Source: an optimization exercise on an open RTL-to-GDS flow (aim: a short achievable clock period and few clock cycles per item). Production flows keep margins and buffers that such runs may drop. The RTL was checked by simulation tests, not by an equivalence proof against the original design. Power is estimated from default activity; no workload was simulated.

==> design/flow/config.mk <==
export PLATFORM = sky130hd
export DESIGN_NAME = cpu
export DESIGN_NICKNAME = cpu
export VERILOG_FILES = /design/flow/design.v
export SDC_FILE = /design/flow/constraint.sdc
export NUM_CORES = 4
export LEC_CHECK = 0
export CAP_MARGIN = 20
export CORE_MARGIN = 2
export CORE_UTILIZATION = 40
export PLACE_DENSITY = 0.6
export SLEW_MARGIN = 20
==> design/flow/constraint.sdc <==
create_clock -name core_clock -period 10.0 [get_ports {clk}]
set_input_delay 2.0000 -clock core_clock [delete_from_list [all_inputs] [get_ports {clk}]]
set_output_delay 2.0000 -clock core_clock [all_outputs]
set_load 0.01 [all_outputs]
==> design/flow/design.v <==
package rv32i_types;
    typedef enum logic {
        rs1_out = 1'b0,
        pc_out  = 1'b1
    } alu_m1_sel_t;
    typedef struct packed {
        logic   [31:0]      pc;
        logic   [31:0]      pc_next;
        logic   [31:0]      imem_addr;
        logic               req_imem_resp;
        logic               bubble;
    } if_id_reg_t;
    typedef struct packed {
        logic   [31:0]      inst;
        logic   [31:0]      pc;
        logic   [31:0]      pc_next;
        logic   [31:0]      imem_addr;
        logic   [2:0]       funct3;
        logic   [6:0]       funct7;
        logic   [6:0]       opcode;
        logic   [31:0]      i_imm;
        logic   [31:0]      s_imm;
        logic   [31:0]      b_imm;
        logic   [31:0]      u_imm;
        logic   [31:0]      j_imm;
        logic   [4:0]       rs1_s;
        logic   [4:0]       rs2_s;
        logic   [4:0]       rd_s;
        logic               bubble;
    } id_ex_reg_t;
    typedef struct packed {
        logic   [31:0]      inst;
        logic   [31:0]      pc;
        logic   [31:0]      pc_next;
        logic   [31:0]      imem_addr;
        logic   [31:0]      dmem_addr;
        logic   [3:0]       dmem_rmask;
        logic   [3:0]       dmem_wmask;
        logic   [31:0]      dmem_wdata;
        logic   [1:0]       dmem_shift_bits;
        logic               req_dmem_resp;
        logic   [2:0]       funct3;
        logic   [6:0]       opcode;
        logic   [4:0]       rs1_s;
        logic   [4:0]       rs2_s;
        logic   [31:0]      rs1_v;
        logic   [31:0]      rs2_v;
        logic   [31:0]      rd_v;
        logic   [4:0]       rd_s;
        logic               regf_we;
        logic               commit;
        logic               bubble;
    } ex_mem_reg_t;
    typedef struct packed {
        logic   [31:0]      inst;
        logic   [31:0]      pc;
        logic   [31:0]      pc_next;
        logic   [63:0]      order;
        logic   [31:0]      imem_addr;
        logic   [31:0]      dmem_addr;
        logic   [3:0]       dmem_rmask;
        logic   [3:0]       dmem_wmask;
        logic   [31:0]      dmem_rdata;
        logic   [31:0]      dmem_wdata;
        logic   [4:0]       rs1_s;
        logic   [4:0]       rs2_s;
        logic   [31:0]      rs1_v;
        logic   [31:0]      rs2_v;
        logic   [31:0]      rd_v;
        logic   [4:0]       rd_s;
        logic               regf_we;
        logic               commit;
    } mem_wb_reg_t;
    typedef enum logic [6:0] {
        op_b_lui       = 7'b0110111,  
        op_b_auipc     = 7'b0010111,  
        op_b_jal       = 7'b1101111,  
        op_b_jalr      = 7'b1100111,  
        op_b_br        = 7'b1100011,  
        op_b_load      = 7'b0000011,  
        op_b_store     = 7'b0100011,  
        op_b_imm       = 7'b0010011,  
        op_b_reg       = 7'b0110011   
    } rv32i_opcode;
    typedef enum logic [2:0] {
        arith_f3_add   = 3'b000,  
        arith_f3_sll   = 3'b001,
        arith_f3_slt   = 3'b010,
        arith_f3_sltu  = 3'b011,
        arith_f3_xor   = 3'b100,
        arith_f3_sr    = 3'b101,  
        arith_f3_or    = 3'b110,
        arith_f3_and   = 3'b111
    } arith_f3_t;
    typedef enum logic [2:0] {
        load_f3_lb     = 3'b000,
        load_f3_lh     = 3'b001,
        load_f3_lw     = 3'b010,
        load_f3_lbu    = 3'b100,
        load_f3_lhu    = 3'b101
    } load_f3_t;
    typedef enum logic [2:0] {
        store_f3_sb    = 3'b000,
        store_f3_sh    = 3'b001,
        store_f3_sw    = 3'b010
    } store_f3_t;
    typedef enum logic [2:0] {
        branch_f3_beq  = 3'b000,
        branch_f3_bne  = 3'b001,
        branch_f3_blt  = 3'b100,
        branch_f3_bge  = 3'b101,
        branch_f3_bltu = 3'b110,
        branch_f3_bgeu = 3'b111
    } branch_f3_t;
    typedef enum logic [6:0] {
        base           = 7'b0000000,
        variant        = 7'b0100000
    } funct7_t;
    typedef enum logic [2:0] {
        alu_op_add     = 3'b000,
        alu_op_sll     = 3'b001,
        alu_op_sra     = 3'b010,
        alu_op_sub     = 3'b011,
        alu_op_xor     = 3'b100,
        alu_op_srl     = 3'b101,
        alu_op_or      = 3'b110,
        alu_op_and     = 3'b111
    } alu_ops;
    typedef union packed {
        logic [31:0] word;
        struct packed {
            logic [11:0] i_imm;
            logic [4:0]  rs1;
            logic [2:0]  funct3;
            logic [4:0]  rd;
            rv32i_opcode opcode;
        } i_type;
        struct packed {
            logic [6:0]  funct7;
            logic [4:0]  rs2;
            logic [4:0]  rs1;
            logic [2:0]  funct3;
            logic [4:0]  rd;
            rv32i_opcode opcode;
        } r_type;
        struct packed {
            logic [11:5] imm_s_top;
            logic [4:0]  rs2;
            logic [4:0]  rs1;
            logic [2:0]  funct3;
            logic [4:0]  imm_s_bot;
            rv32i_opcode opcode;
        } s_type;
        struct packed {
            logic [31:25]   imm_b_top;
            logic [4:0]     rs2;
            logic [4:0]     rs1;
            logic [2:0]     funct3;
            logic [11:7]    imm_b_bot;
            rv32i_opcode    opcode;
        } b_type;
        struct packed {
            logic [31:12] imm;
            logic [4:0]   rd;
            rv32i_opcode  opcode;
        } j_type;
    } instr_t;
endpackage
module regfile
(
    input   logic           clk,
    input   logic           rst,
    input   logic           regf_we,
    input   logic   [31:0]  rd_v,
    input   logic   [4:0]   rs1_s, rs2_s, rd_s,
    output  logic   [31:0]  rs1_v, rs2_v
);
    logic   [31:0]  data [32];
    always_ff @(posedge clk) begin
        if (rst) begin
            for (int i = 0; i < 32; i++) begin
                data[i] <= '0;
            end
        end else if (regf_we && (rd_s != 5'd0)) begin
            data[rd_s] <= rd_v;
        end
    end
    always_comb begin
        rs1_v <= (rs1_s != 5'd0) ? data[rs1_s] : '0;
        rs2_v <= (rs2_s != 5'd0) ? data[rs2_s] : '0;
    end
endmodule
import rv32i_types::*;
module if_stage
(
    input   logic           rst,
    input   logic   [31:0]  pc,
    output  logic   [31:0]  pc_next,
    output  rv32i_types::if_id_reg_t     if_id_reg,
    output  logic   [31:0]  imem_addr,
    output  logic   [3:0]   imem_rmask,
    input   logic           halt,
    input   logic           load_halt
);
    always_comb begin
        if_id_reg.req_imem_resp = 1'b1;
        if_id_reg.bubble = 1'b0;
        if (rst) begin
            imem_rmask = '0;
            imem_addr = 32'h1eceb000;
            pc_next = 32'h1eceb000;
            if_id_reg.imem_addr = 32'h1eceb000;
            if_id_reg.pc = 32'h1eceb000;
            if_id_reg.pc_next = 32'h1eceb000;
        end else begin
            imem_rmask = 4'b1111;
            imem_addr = (halt || load_halt) ? pc - 4: pc;
            pc_next = pc + 4;
            if_id_reg.imem_addr = imem_addr;
            if_id_reg.pc = pc;
            if_id_reg.pc_next = pc_next;
        end
    end
endmodule
import rv32i_types::*;
module id_stage
(
    input   rv32i_types::if_id_reg_t     if_id_reg,
    output  rv32i_types::id_ex_reg_t     id_ex_reg,
    input   logic   [31:0]  imem_rdata,
    input   logic           imem_resp,
    output  logic           imem_halt,
    input   logic           flush
);
    logic   [31:0]  inst;
    always_comb begin
        id_ex_reg.bubble = if_id_reg.bubble;
        imem_halt = 1'b0;
        if (if_id_reg.req_imem_resp && imem_resp == 1'b0) begin
            id_ex_reg.bubble = 1'b1;
            imem_halt = 1'b1;
        end
        inst             = imem_resp ? imem_rdata : 0;
        id_ex_reg.funct3 = inst[14:12];
        id_ex_reg.funct7 = inst[31:25];
        id_ex_reg.opcode = inst[6:0];
        id_ex_reg.i_imm  = {{21{inst[31]}}, inst[30:20]};
        id_ex_reg.s_imm  = {{21{inst[31]}}, inst[30:25], inst[11:7]};
        id_ex_reg.b_imm  = {{20{inst[31]}}, inst[7], inst[30:25], inst[11:8], 1'b0};
        id_ex_reg.u_imm  = {inst[31:12], 12'h000};
        id_ex_reg.j_imm  = {{12{inst[31]}}, inst[19:12], inst[20], inst[30:21], 1'b0};
        id_ex_reg.rs1_s  = inst[19:15];
        id_ex_reg.rs2_s  = inst[24:20];
        id_ex_reg.rd_s   = inst[11:7];
        id_ex_reg.inst      = inst;
        id_ex_reg.pc        = if_id_reg.pc;
        id_ex_reg.pc_next   = if_id_reg.pc_next;
        id_ex_reg.imem_addr = if_id_reg.imem_addr;
        if (flush == 1) begin
            id_ex_reg = '0;
            id_ex_reg.bubble = '1;
        end
    end
endmodule
import rv32i_types::*;
module ex_stage
(
    input   rv32i_types::id_ex_reg_t     id_ex_reg,
    output  rv32i_types::ex_mem_reg_t    ex_mem_reg,
    input   rv32i_types::ex_mem_reg_t    forward_ex_mem_reg,
    input   rv32i_types::mem_wb_reg_t    forward_mem_wb_reg,
    input   logic   [31:0]  rs1_v,
    input   logic   [31:0]  rs2_v,
    output  logic   [31:0]  dmem_addr,
    output  logic   [3:0]   dmem_rmask,
    output  logic   [3:0]   dmem_wmask,
    output  logic   [31:0]  dmem_wdata,
    output  logic           branch_select,
    output  logic   [31:0]  branch_pc,
    input   logic           load_halt
);
    logic          [31:0] a;
    logic          [31:0] b;
    logic          [31:0] a_out;
    logic          [31:0] b_out;
    logic signed   [31:0] as;
    logic signed   [31:0] bs;
    logic unsigned [31:0] au;
    logic unsigned [31:0] bu;
    logic          [31:0] aluout;
    logic          [2:0]  aluop;
    logic                 br_en;
    logic          [2:0]  cmpop;
    assign as =   signed'(a);
    assign bs =   signed'(b);
    assign au = unsigned'(a);
    assign bu = unsigned'(b);
    always_comb begin
        if (forward_ex_mem_reg.regf_we && (forward_ex_mem_reg.rd_s != 0) && (forward_ex_mem_reg.rd_s == id_ex_reg.rs1_s)) begin
            a_out = forward_ex_mem_reg.rd_v;
        end else if (forward_mem_wb_reg.regf_we && (forward_mem_wb_reg.rd_s != 0) && (forward_mem_wb_reg.rd_s == id_ex_reg.rs1_s)) begin
            a_out = forward_mem_wb_reg.rd_v;
        end else begin
            a_out = rs1_v;
        end
        if (forward_ex_mem_reg.regf_we && (forward_ex_mem_reg.rd_s != 0) && (forward_ex_mem_reg.rd_s == id_ex_reg.rs2_s)) begin
            b_out = forward_ex_mem_reg.rd_v;
        end else if (forward_mem_wb_reg.regf_we && (forward_mem_wb_reg.rd_s != 0) && (forward_mem_wb_reg.rd_s == id_ex_reg.rs2_s)) begin
            b_out = forward_mem_wb_reg.rd_v;
        end else begin
            b_out = rs2_v;
        end
        ex_mem_reg.rs1_v = a_out;
        ex_mem_reg.rs2_v = b_out;
    end
    always_comb begin
        unique case (aluop)
            alu_op_add: aluout = au + bu;
            alu_op_sll: aluout = au <<  bu[4:0];
            alu_op_sra: aluout = unsigned'(as >>> bu[4:0]);
            alu_op_sub: aluout = au -   bu;
            alu_op_xor: aluout = au ^   bu;
            alu_op_srl: aluout = au >>  bu[4:0];
            alu_op_or : aluout = au |   bu;
            alu_op_and: aluout = au &   bu;
            default   : aluout = 'x;
        endcase
    end
    always_comb begin
        unique case (cmpop)
            branch_f3_beq : br_en = (au == bu);
            branch_f3_bne : br_en = (au != bu);
            branch_f3_blt : br_en = (as <  bs);
            branch_f3_bge : br_en = (as >=  bs);
            branch_f3_bltu: br_en = (au <  bu);
            branch_f3_bgeu: br_en = (au >=  bu);
            default       : br_en = 1'bx;
        endcase
    end
    always_comb begin
        ex_mem_reg.pc      = id_ex_reg.pc;
        ex_mem_reg.inst    = id_ex_reg.inst;
        ex_mem_reg.rd_s    = id_ex_reg.rd_s;
        ex_mem_reg.funct3     = id_ex_reg.funct3;
        ex_mem_reg.opcode     = id_ex_reg.opcode;
        ex_mem_reg.imem_addr  = id_ex_reg.imem_addr;
        ex_mem_reg.bubble     = id_ex_reg.bubble;
    end
    always_comb begin
        dmem_addr  = '0;
        dmem_rmask = '0;
        dmem_wmask = '0;
        dmem_wdata = '0;
        ex_mem_reg.rd_v = '0;
        ex_mem_reg.regf_we = '0;
        ex_mem_reg.commit = '0;
        a          = 'x;
        b          = 'x;
        aluop      = 'x;
        cmpop      = 'x;
        ex_mem_reg.rs1_s = id_ex_reg.rs1_s;
        ex_mem_reg.rs2_s = id_ex_reg.rs2_s;
        ex_mem_reg.req_dmem_resp = '0;
        ex_mem_reg.dmem_shift_bits = 2'b0;
        ex_mem_reg.pc_next = id_ex_reg.pc_next;
        branch_select = '0;
        branch_pc = '0;
        if (id_ex_reg.bubble != 1 && load_halt != 1) begin
            case (id_ex_reg.opcode)
                op_b_lui: begin
                    ex_mem_reg.rd_v = id_ex_reg.u_imm;
                    ex_mem_reg.regf_we = 1'b1;
                    ex_mem_reg.commit = 1'b1;
                    ex_mem_reg.rs1_s = '0;
                    ex_mem_reg.rs2_s = '0;
                end
                op_b_auipc: begin
                    ex_mem_reg.rd_v = id_ex_reg.pc + id_ex_reg.u_imm;
                    ex_mem_reg.regf_we = 1'b1;
                    ex_mem_reg.commit = 1'b1;
                    ex_mem_reg.rs1_s = '0;
                    ex_mem_reg.rs2_s = '0;
                end
                op_b_jal: begin
                    ex_mem_reg.rd_v = id_ex_reg.pc + 'd4;
                    ex_mem_reg.regf_we = 1'b1;
                    ex_mem_reg.pc_next = id_ex_reg.pc + id_ex_reg.j_imm;
                    ex_mem_reg.commit = 1'b1;
                    branch_select = '1;
                    branch_pc = ex_mem_reg.pc_next;
                    ex_mem_reg.rs1_s = '0;
                    ex_mem_reg.rs2_s = '0;
                end
                op_b_jalr: begin
                    ex_mem_reg.rd_v = id_ex_reg.pc + 'd4;
                    ex_mem_reg.regf_we = 1'b1;
                    ex_mem_reg.pc_next = (a_out + id_ex_reg.i_imm) & 32'hfffffffe;
                    ex_mem_reg.commit = 1'b1;
                    branch_select = '1;
                    branch_pc = ex_mem_reg.pc_next;
                    ex_mem_reg.rs2_s = '0;
                end
                op_b_br: begin
                    cmpop = id_ex_reg.funct3;
                    a = a_out;
                    b = b_out;
                    if (br_en) begin
                        ex_mem_reg.pc_next = id_ex_reg.pc + id_ex_reg.b_imm;
                        branch_select = '1;
                        branch_pc = ex_mem_reg.pc_next;
                    end else begin
                        ex_mem_reg.pc_next = id_ex_reg.pc + 'd4;
                    end
                    ex_mem_reg.commit = 1'b1;
                end
                op_b_load: begin
                    dmem_addr = a_out + id_ex_reg.i_imm;
                    unique case (id_ex_reg.funct3)
                        load_f3_lb, load_f3_lbu: dmem_rmask = 4'b0001 << dmem_addr[1:0];
                        load_f3_lh, load_f3_lhu: dmem_rmask = 4'b0011 << dmem_addr[1:0];
                        load_f3_lw             : dmem_rmask = 4'b1111;
                        default                : dmem_rmask = 'x;
                    endcase
                    ex_mem_reg.dmem_shift_bits = dmem_addr[1:0];
                    dmem_addr[1:0] = 2'd0;
                    ex_mem_reg.req_dmem_resp = 1'b1;
                    ex_mem_reg.rs2_s = '0;
                end
                op_b_store: begin
                    dmem_addr = a_out + id_ex_reg.s_imm;
                    unique case (id_ex_reg.funct3)
                        store_f3_sb: dmem_wmask = 4'b0001 << dmem_addr[1:0];
                        store_f3_sh: dmem_wmask = 4'b0011 << dmem_addr[1:0];
                        store_f3_sw: dmem_wmask = 4'b1111;
                        default    : dmem_wmask = 'x;
                    endcase
                    unique case (id_ex_reg.funct3)
                        store_f3_sb: dmem_wdata[8 *dmem_addr[1:0] +: 8 ] = b_out[7 :0];
                        store_f3_sh: dmem_wdata[16*dmem_addr[1]   +: 16] = b_out[15:0];
                        store_f3_sw: dmem_wdata = b_out;
                        default    : dmem_wdata = 'x;
                    endcase
                    ex_mem_reg.dmem_shift_bits = dmem_addr[1:0];
                    dmem_addr[1:0] = 2'd0;
                    ex_mem_reg.req_dmem_resp = 1'b1;
                end
                op_b_imm: begin
                    a = a_out;
                    b = id_ex_reg.i_imm;
                    unique case (id_ex_reg.funct3)
                        arith_f3_slt: begin
                            cmpop = branch_f3_blt;
                            ex_mem_reg.rd_v = {31'd0, br_en};
                        end
                        arith_f3_sltu: begin
                            cmpop = branch_f3_bltu;
                            ex_mem_reg.rd_v = {31'd0, br_en};
                        end
                        arith_f3_sr: begin
                            if (id_ex_reg.funct7[5]) begin
                                aluop = alu_op_sra;
                            end else begin
                                aluop = alu_op_srl;
                            end
                            ex_mem_reg.rd_v = aluout;
                        end
                        default: begin
                            aluop = id_ex_reg.funct3;
                            ex_mem_reg.rd_v = aluout;
                        end
                    endcase
                    ex_mem_reg.regf_we = 1'b1;
                    ex_mem_reg.commit = 1'b1;
                    ex_mem_reg.rs2_s = '0;
                end
                op_b_reg: begin
                    a = a_out;
                    b = b_out;
                    unique case (id_ex_reg.funct3)
                        arith_f3_slt: begin
                            cmpop = branch_f3_blt;
                            ex_mem_reg.rd_v = {31'd0, br_en};
                        end
                        arith_f3_sltu: begin
                            cmpop = branch_f3_bltu;
                            ex_mem_reg.rd_v = {31'd0, br_en};
                        end
                        arith_f3_sr: begin
                            if (id_ex_reg.funct7[5]) begin
                                aluop = alu_op_sra;
                            end else begin
                                aluop = alu_op_srl;
                            end
                            ex_mem_reg.rd_v = aluout;
                        end
                        arith_f3_add: begin
                            if (id_ex_reg.funct7[5]) begin
                                aluop = alu_op_sub;
                            end else begin
                                aluop = alu_op_add;
                            end
                            ex_mem_reg.rd_v = aluout;
                        end
                        default: begin
                            aluop = id_ex_reg.funct3;
                            ex_mem_reg.rd_v = aluout;
                        end
                    endcase
                    ex_mem_reg.regf_we = 1'b1;
                    ex_mem_reg.commit = 1'b1;
                end
            endcase
        end
        ex_mem_reg.dmem_addr  = dmem_addr;
        ex_mem_reg.dmem_rmask = dmem_rmask;
        ex_mem_reg.dmem_wmask = dmem_wmask;
        ex_mem_reg.dmem_wdata = dmem_wdata;
    end
endmodule
import rv32i_types::*;
module mem_stage
(
    input   logic           rst,
    input   rv32i_types::id_ex_reg_t     forward_id_ex_reg,
    input   rv32i_types::ex_mem_reg_t    ex_mem_reg,
    output  rv32i_types::mem_wb_reg_t    mem_wb_reg,
    input   logic   [63:0]  order,
    output  logic           increment,
    input   logic   [31:0]  dmem_rdata,
    input   logic           dmem_resp,
    output  logic           halt,
    output  logic           load_halt,
    input   logic           override_halt,
    input   logic   [63:0]  prev_commited_order,
    output  logic   [63:0]  commited_order
);
    always_comb begin
        mem_wb_reg.pc      = ex_mem_reg.pc;
        mem_wb_reg.pc_next = ex_mem_reg.pc_next;
        mem_wb_reg.inst    = ex_mem_reg.inst;
        mem_wb_reg.order   = order;
        mem_wb_reg.rd_s    = ex_mem_reg.rd_s;
        mem_wb_reg.imem_addr = ex_mem_reg.imem_addr;
        mem_wb_reg.rs1_s     = ex_mem_reg.rs1_s;
        mem_wb_reg.rs2_s     = ex_mem_reg.rs2_s;
        mem_wb_reg.rs1_v     = ex_mem_reg.rs1_v;
        mem_wb_reg.rs2_v     = ex_mem_reg.rs2_v;
        mem_wb_reg.dmem_addr  = ex_mem_reg.dmem_addr;
        mem_wb_reg.dmem_rmask = ex_mem_reg.dmem_rmask;
        mem_wb_reg.dmem_wmask = ex_mem_reg.dmem_wmask;
        mem_wb_reg.dmem_rdata = dmem_rdata;
        mem_wb_reg.dmem_wdata = ex_mem_reg.dmem_wdata;
    end
    always_comb begin
        if (rst) begin
            mem_wb_reg.commit = 1'b0;
        end
        load_halt = '0;
        mem_wb_reg.rd_v = ex_mem_reg.rd_v;
        mem_wb_reg.commit = ex_mem_reg.commit;
        mem_wb_reg.regf_we = ex_mem_reg.regf_we;
        if (ex_mem_reg.bubble == '0) begin
            if (dmem_resp && ex_mem_reg.opcode == op_b_load) begin
                mem_wb_reg.regf_we = 1'b1;
                unique case (ex_mem_reg.funct3)
                    load_f3_lb : mem_wb_reg.rd_v = {{24{dmem_rdata[7 +8 *ex_mem_reg.dmem_shift_bits]}}, dmem_rdata[8 *ex_mem_reg.dmem_shift_bits +: 8 ]};
                    load_f3_lbu: mem_wb_reg.rd_v = {{24{1'b0}}                                        , dmem_rdata[8 *ex_mem_reg.dmem_shift_bits +: 8 ]};
                    load_f3_lh : mem_wb_reg.rd_v = {{16{dmem_rdata[15+16*ex_mem_reg.dmem_shift_bits[1]  ]}}, dmem_rdata[16*ex_mem_reg.dmem_shift_bits[1]   +: 16]};
                    load_f3_lhu: mem_wb_reg.rd_v = {{16{1'b0}}                                        , dmem_rdata[16*ex_mem_reg.dmem_shift_bits[1]   +: 16]};
                    load_f3_lw : mem_wb_reg.rd_v = dmem_rdata;
                    default    : mem_wb_reg.rd_v = 'x;
                endcase
                mem_wb_reg.commit = 1'b1;
                increment = '1;
                if (forward_id_ex_reg.rs1_s == ex_mem_reg.rd_s || forward_id_ex_reg.rs2_s == ex_mem_reg.rd_s) begin
                    load_halt = '1;
                end
            end else if (dmem_resp && ex_mem_reg.opcode == op_b_store) begin
                mem_wb_reg.commit = 1'b1;
                increment = '1;
            end else begin
                increment = ex_mem_reg.commit ? '1 : '0;
            end
        end else begin
            mem_wb_reg.regf_we = '0;
            mem_wb_reg.rd_v = '0;
            increment = '0;
            mem_wb_reg.commit = '0;
        end 
        commited_order = 'x;
        if (mem_wb_reg.commit) begin
            commited_order = order;
        end
        if (prev_commited_order == order) begin
            mem_wb_reg.commit = '0;
        end
        halt = 1'b0;
        if (ex_mem_reg.req_dmem_resp && dmem_resp == 1'b0 && override_halt == 0) begin
            halt = 1'b1;
        end
    end
endmodule
import rv32i_types::*;
module wb_stage
(
    input   rv32i_types::mem_wb_reg_t    mem_wb_reg,
    output  logic           wb_worked
);
    logic           monitor_valid;
    logic   [63:0]  monitor_order;
    logic   [31:0]  monitor_inst;
    logic   [4:0]   monitor_rs1_addr;
    logic   [4:0]   monitor_rs2_addr;
    logic   [31:0]  monitor_rs1_rdata;
    logic   [31:0]  monitor_rs2_rdata;
    logic           monitor_regf_we;
    logic   [4:0]   monitor_rd_addr;
    logic   [31:0]  monitor_rd_wdata;
    logic   [31:0]  monitor_pc_rdata;
    logic   [31:0]  monitor_pc_wdata;
    logic   [31:0]  monitor_mem_addr;
    logic   [3:0]   monitor_mem_rmask;
    logic   [3:0]   monitor_mem_wmask;
    logic   [31:0]  monitor_mem_rdata;
    logic   [31:0]  monitor_mem_wdata;
    assign monitor_valid = mem_wb_reg.commit;
    assign monitor_order = mem_wb_reg.order;
    assign monitor_inst = mem_wb_reg.inst;
    assign monitor_rs1_addr = mem_wb_reg.rs1_s;
    assign monitor_rs2_addr = mem_wb_reg.rs2_s;
    assign monitor_rs1_rdata = mem_wb_reg.rs1_v;
    assign monitor_rs2_rdata = mem_wb_reg.rs2_v;
    assign monitor_rd_addr = (mem_wb_reg.regf_we == 0) ? '0 : mem_wb_reg.rd_s;
    assign monitor_rd_wdata = mem_wb_reg.rd_v;
    assign monitor_pc_rdata = mem_wb_reg.pc;
    assign monitor_pc_wdata = mem_wb_reg.pc_next;
    assign monitor_mem_addr = mem_wb_reg.dmem_addr;
    assign monitor_mem_rmask = mem_wb_reg.dmem_rmask;
    assign monitor_mem_wmask = mem_wb_reg.dmem_wmask;
    assign monitor_mem_rdata = mem_wb_reg.dmem_rdata;
    assign monitor_mem_wdata = mem_wb_reg.dmem_wdata;
    assign wb_worked = '1;
endmodule
import rv32i_types::*;
module cpu
(
    input   logic           clk,
    input   logic           rst,
    output  logic   [31:0]  imem_addr,
    output  logic   [3:0]   imem_rmask,
    input   logic   [31:0]  imem_rdata,
    input   logic           imem_resp,
    output  logic   [31:0]  dmem_addr,
    output  logic   [3:0]   dmem_rmask,
    output  logic   [3:0]   dmem_wmask,
    input   logic   [31:0]  dmem_rdata,
    output  logic   [31:0]  dmem_wdata,
    input   logic           dmem_resp
);
    logic   [63:0]  order;
    logic   [31:0]  pc;
    logic   [31:0]  pc_next;
    logic   [31:0]  rs1_v;
    logic   [31:0]  rs2_v;
    logic           increment;
    logic           imem_halt;
    logic           halt;
    logic           load_halt;
    logic           override_halt;
    logic           branch_select;
    logic   [31:0]  branch_pc;
    logic           flush_special;
    logic   [63:0]  prev_commited_order;
    logic   [63:0]  commited_order;
    logic           wb_worked;
    rv32i_types::if_id_reg_t     if_id_reg,  if_id_reg_next;
    rv32i_types::id_ex_reg_t     id_ex_reg,  id_ex_reg_next;
    rv32i_types::ex_mem_reg_t    ex_mem_reg, ex_mem_reg_next;
    rv32i_types::mem_wb_reg_t    mem_wb_reg,  mem_wb_reg_next;
    always_ff @(posedge clk) begin
        if (rst) begin
            pc <= 32'h1eceb000;
            order <= 64'b0;
            ex_mem_reg.commit <= '0;
            mem_wb_reg.commit <= '0;
            if_id_reg  <= '0;
            if_id_reg.bubble <= '1;
            id_ex_reg  <= '0;
            id_ex_reg.bubble <= '1;
            ex_mem_reg <= '0;
            ex_mem_reg.bubble <= '1;
            mem_wb_reg <= '0;
            prev_commited_order <= '0;
            flush_special <= '0;
            override_halt <= '0;
        end else begin
            override_halt <= '0;
            prev_commited_order <= commited_order;
            if (halt) begin
                if_id_reg  <= if_id_reg;
                id_ex_reg  <= id_ex_reg;
                ex_mem_reg <= ex_mem_reg;
                mem_wb_reg <= mem_wb_reg_next;
                pc <= pc;
                order <= order;
            end else if (load_halt) begin
                if_id_reg         <= if_id_reg;
                id_ex_reg         <= id_ex_reg;
                ex_mem_reg.bubble <= '1;
                override_halt     <= dmem_resp ? '1 : override_halt;
                mem_wb_reg        <= mem_wb_reg_next;
                pc                <= pc;
                order <= increment ? order + 64'b1 : order;
            end else if (imem_halt) begin
                if_id_reg.bubble        <= branch_select ? '1 : if_id_reg.bubble;
                if_id_reg.req_imem_resp <= branch_select ? '1 : if_id_reg.req_imem_resp;
                id_ex_reg               <= id_ex_reg_next;
                id_ex_reg.bubble        <= branch_select ? '1 : id_ex_reg_next.bubble;
                ex_mem_reg              <= ex_mem_reg_next;
                mem_wb_reg              <= mem_wb_reg_next;
                pc                      <= branch_select ? branch_pc : pc;
                order                   <= increment     ? order + 64'b1 : order;
                flush_special <= branch_select ? '1 : '0;
            end else begin
                if_id_reg               <= branch_select ? '0 : if_id_reg_next;
                if_id_reg.bubble        <= branch_select ? '1 : if_id_reg_next.bubble;
                if_id_reg.req_imem_resp <= branch_select ? '1 : if_id_reg_next.req_imem_resp;
                id_ex_reg               <= branch_select ? '0 : id_ex_reg_next;
                id_ex_reg.bubble        <= branch_select ? '1 : id_ex_reg_next.bubble;
                ex_mem_reg              <= ex_mem_reg_next;
                mem_wb_reg              <= mem_wb_reg_next;
                pc                      <= branch_select ? branch_pc : pc_next;
                order                   <= increment     ? order + 64'b1 : order;
                flush_special <= branch_select ? '1 : '0;
            end
        end
    end
    if_stage if_stage_i (
        .rst(rst),
        .pc(pc),
        .pc_next(pc_next),
        .if_id_reg(if_id_reg_next),
        .imem_addr(imem_addr),
        .imem_rmask(imem_rmask),
        .halt(halt),
        .load_halt(load_halt)
    );
    id_stage id_stage_i (
        .if_id_reg(if_id_reg),
        .id_ex_reg(id_ex_reg_next),
        .imem_rdata(imem_rdata),
        .imem_resp(imem_resp),
        .imem_halt(imem_halt),
        .flush(flush_special)
    );
    regfile regfile_i (
        .clk(clk),
        .rst(rst),
        .regf_we(mem_wb_reg.regf_we),
        .rd_v(mem_wb_reg.rd_v),
        .rs1_s(id_ex_reg.rs1_s),
        .rs2_s(id_ex_reg.rs2_s),
        .rd_s(mem_wb_reg.rd_s),
        .rs1_v(rs1_v),
        .rs2_v(rs2_v)
    );
    ex_stage ex_stage_i (
        .id_ex_reg(id_ex_reg),
        .ex_mem_reg(ex_mem_reg_next),
        .forward_ex_mem_reg(ex_mem_reg),
        .forward_mem_wb_reg(mem_wb_reg),
        .rs1_v(rs1_v),
        .rs2_v(rs2_v),
        .dmem_addr(dmem_addr),
        .dmem_rmask(dmem_rmask),
        .dmem_wmask(dmem_wmask),
        .dmem_wdata(dmem_wdata),
        .branch_select(branch_select),
        .branch_pc(branch_pc),
        .load_halt(load_halt)
    );
    mem_stage mem_stage_i (
        .rst(rst),
        .forward_id_ex_reg(id_ex_reg),
        .ex_mem_reg(ex_mem_reg),
        .mem_wb_reg(mem_wb_reg_next),
        .order(order),
        .increment(increment),
        .dmem_rdata(dmem_rdata),
        .dmem_resp(dmem_resp),
        .halt(halt),
        .load_halt(load_halt),
        .override_halt(override_halt),
        .prev_commited_order(prev_commited_order),
        .commited_order(commited_order)
    );
    wb_stage wb_stage_i (
        .mem_wb_reg(mem_wb_reg),
        .wb_worked(wb_worked)
    );
endmodule
==> design/flow/run.sh <==
#!/bin/bash
# synth_recipe.tcl (not shown) runs the flow's synth.tcl, then flattens the netlist and writes it again
# the make line also repeats each setting of config.mk as NAME=value (left out here)
make -C /OpenROAD-flow-scripts/flow DESIGN_CONFIG=/design/flow/config.mk WORK_HOME=/design/flow/orfs CLKGATE_MAP_FILE= SYNTH_SCRIPT=/design/flow/synth_recipe.tcl finish
Fig. 1: met3 routing
Scale bar: 100 um.
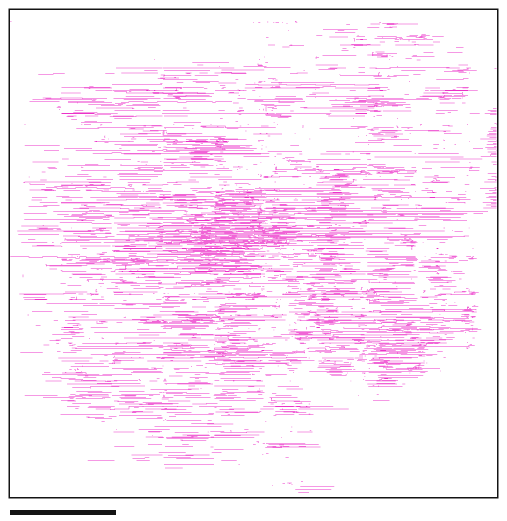
- share of all routed wire: 12%
- main direction: horizontal

Fig. 2: congestion heat map
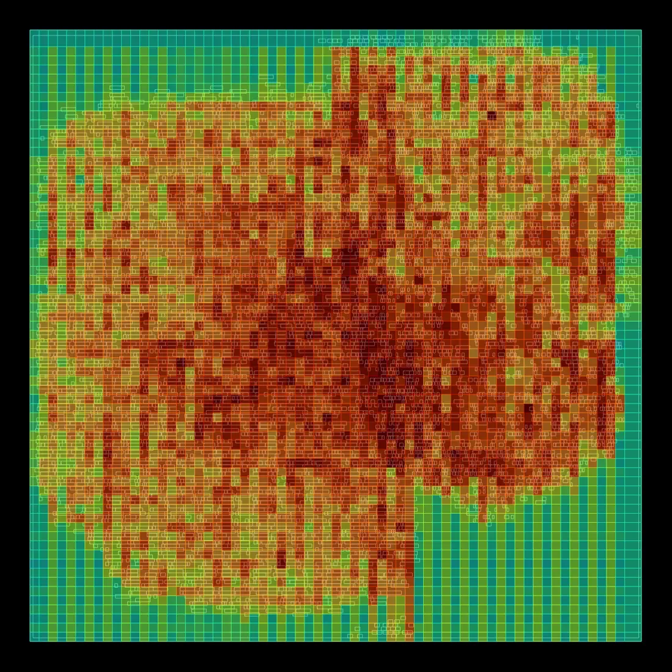
grt peak-use layer: met2
DR WL/cell: 36.10 um

Fig. 3: placement density heat map
Scale bar: 100 um. The die is cut into 23 by 23 equal tiles; dark blue is low, red is high, 0 to 100% covered.
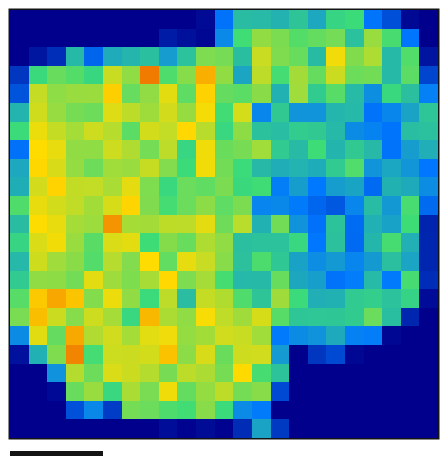
- emptiest ninth of the die: south-east
- tiles over 75% full: 3.8%
- densest ninth of the die: west
- mean over tiles: 42%
- nearly empty tiles: 16%
- fullest tile: 86%

Fig. 4: clock distribution
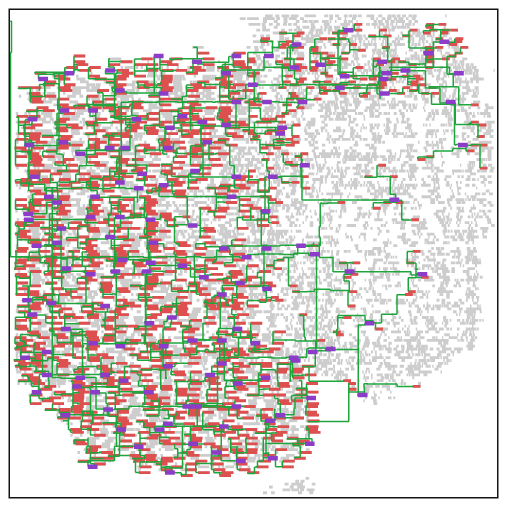
- cells driving clock nets: purple (count 146)
- flip-flops: red (count 1257)
- clock wires: green (length 17800 um)
- routed clock nets: 147
clock skew: 0.1032 ns
P_clk: 5.46 mW
Worst-Skew Late Latency: 0.85 ns
Clk pwr share: 39.6%

==> results by group <==
GRT
  • GR Util met1: 43.13%
  • Vias in the first global route: 65900
  • GRT Total Usage: 34.81%
  • Met3 Use GR: 10.29%

Setup path
  • Cell depth of the worst setup path: 14
  • Worst setup EP type: output pin
  • Critical Path Source Type: flip-flop
  • Worst Path Buf+Inv: 4
  • Crit path max-delay cell type: mux2i_1

Drt
  • DR pass1 iterations: 9
  • Via-to-Cell Ratio: 6.676
  • DRT Wirelength: 376.5 mm

CTS
  • Num CTS Buffers: 146
  • Sinks on Clock Net: 1257
  • Number of gates resized after CTS: 0
  • Root buf cell: clkbuf_16

Layout
  • # clk buffers: 186
  • Area Growth Syn to Fin: 11.76%
  • Leading cell kind: multi-input combinational cells
  • Bufs w/o clock: 470
  • Seq area share: 37.96%
  • Most frequent cells in the layout: 1024 x edfxtp_1, 1013 x and2_1, 549 x mux4_2
  • FFs & Latches: 1257

Placed design
  • Post-Place Worst Slack: 1.267 ns
  • Placed Instance Area: 0.08845 mm^2
  • DP Wirelength: 248.3 mm

Timing
  • RSZ-0062 raised after global routing: false
  • Slew Limit Fails: 0
  • Worst-Margin Slew: 1.383 ns

Die
  • Die Y: 461.1 um
  • Boundary Pins: 176

Min path
  • Min-Delay Endpoint: if_id_reg[88]$_SDFFE_PP0P_

Outcome
  • Status: timing/DRC/antenna clean

Synth
  • Ys flop type: edfxtp_1
  • Simple-gate share of the synthesized area: 15.94%
  • Yosys warning total: 6

Power and ir drop
  • P_seq: 5.97 mW
  • NetSw: 4.087 mW
  • Main power group: sequential cells

Job
  • Max cap viols: 0
Testbench counts, summed over its fixed seeds: cycles 22,556, instrs 18,821.

==> static timing again, ports no longer ideal <==
The flow's constraints put no driver on any port. The routed layout listed below was extracted and timed again, unchanged, in two steps. Step 1: set_driving_cell puts a clkbuf_16 on clk and a buf_2 on each other input, an assumption about the parent block. Step 2 times the ports against the registers' clock, not the clock port: input delays grow and output delays shrink by t, the midpoint of the rising clock arrivals with the driver on. Slacks: no drivers / after step 1 / after step 2; pairs: no drivers / after step 1.
shift t [ns]: 0.886
setup slack, ns: 0.361 / 0.272 / 1.095
clock arrival spread, ns: 0.104 / 0.103
worst slew at a driven data input, ns: 0.06
After both steps this run still meets setup and hold. For this run, drivers alone change the setup slack by -0.089 ns; drivers and shift together by +0.734 ns.
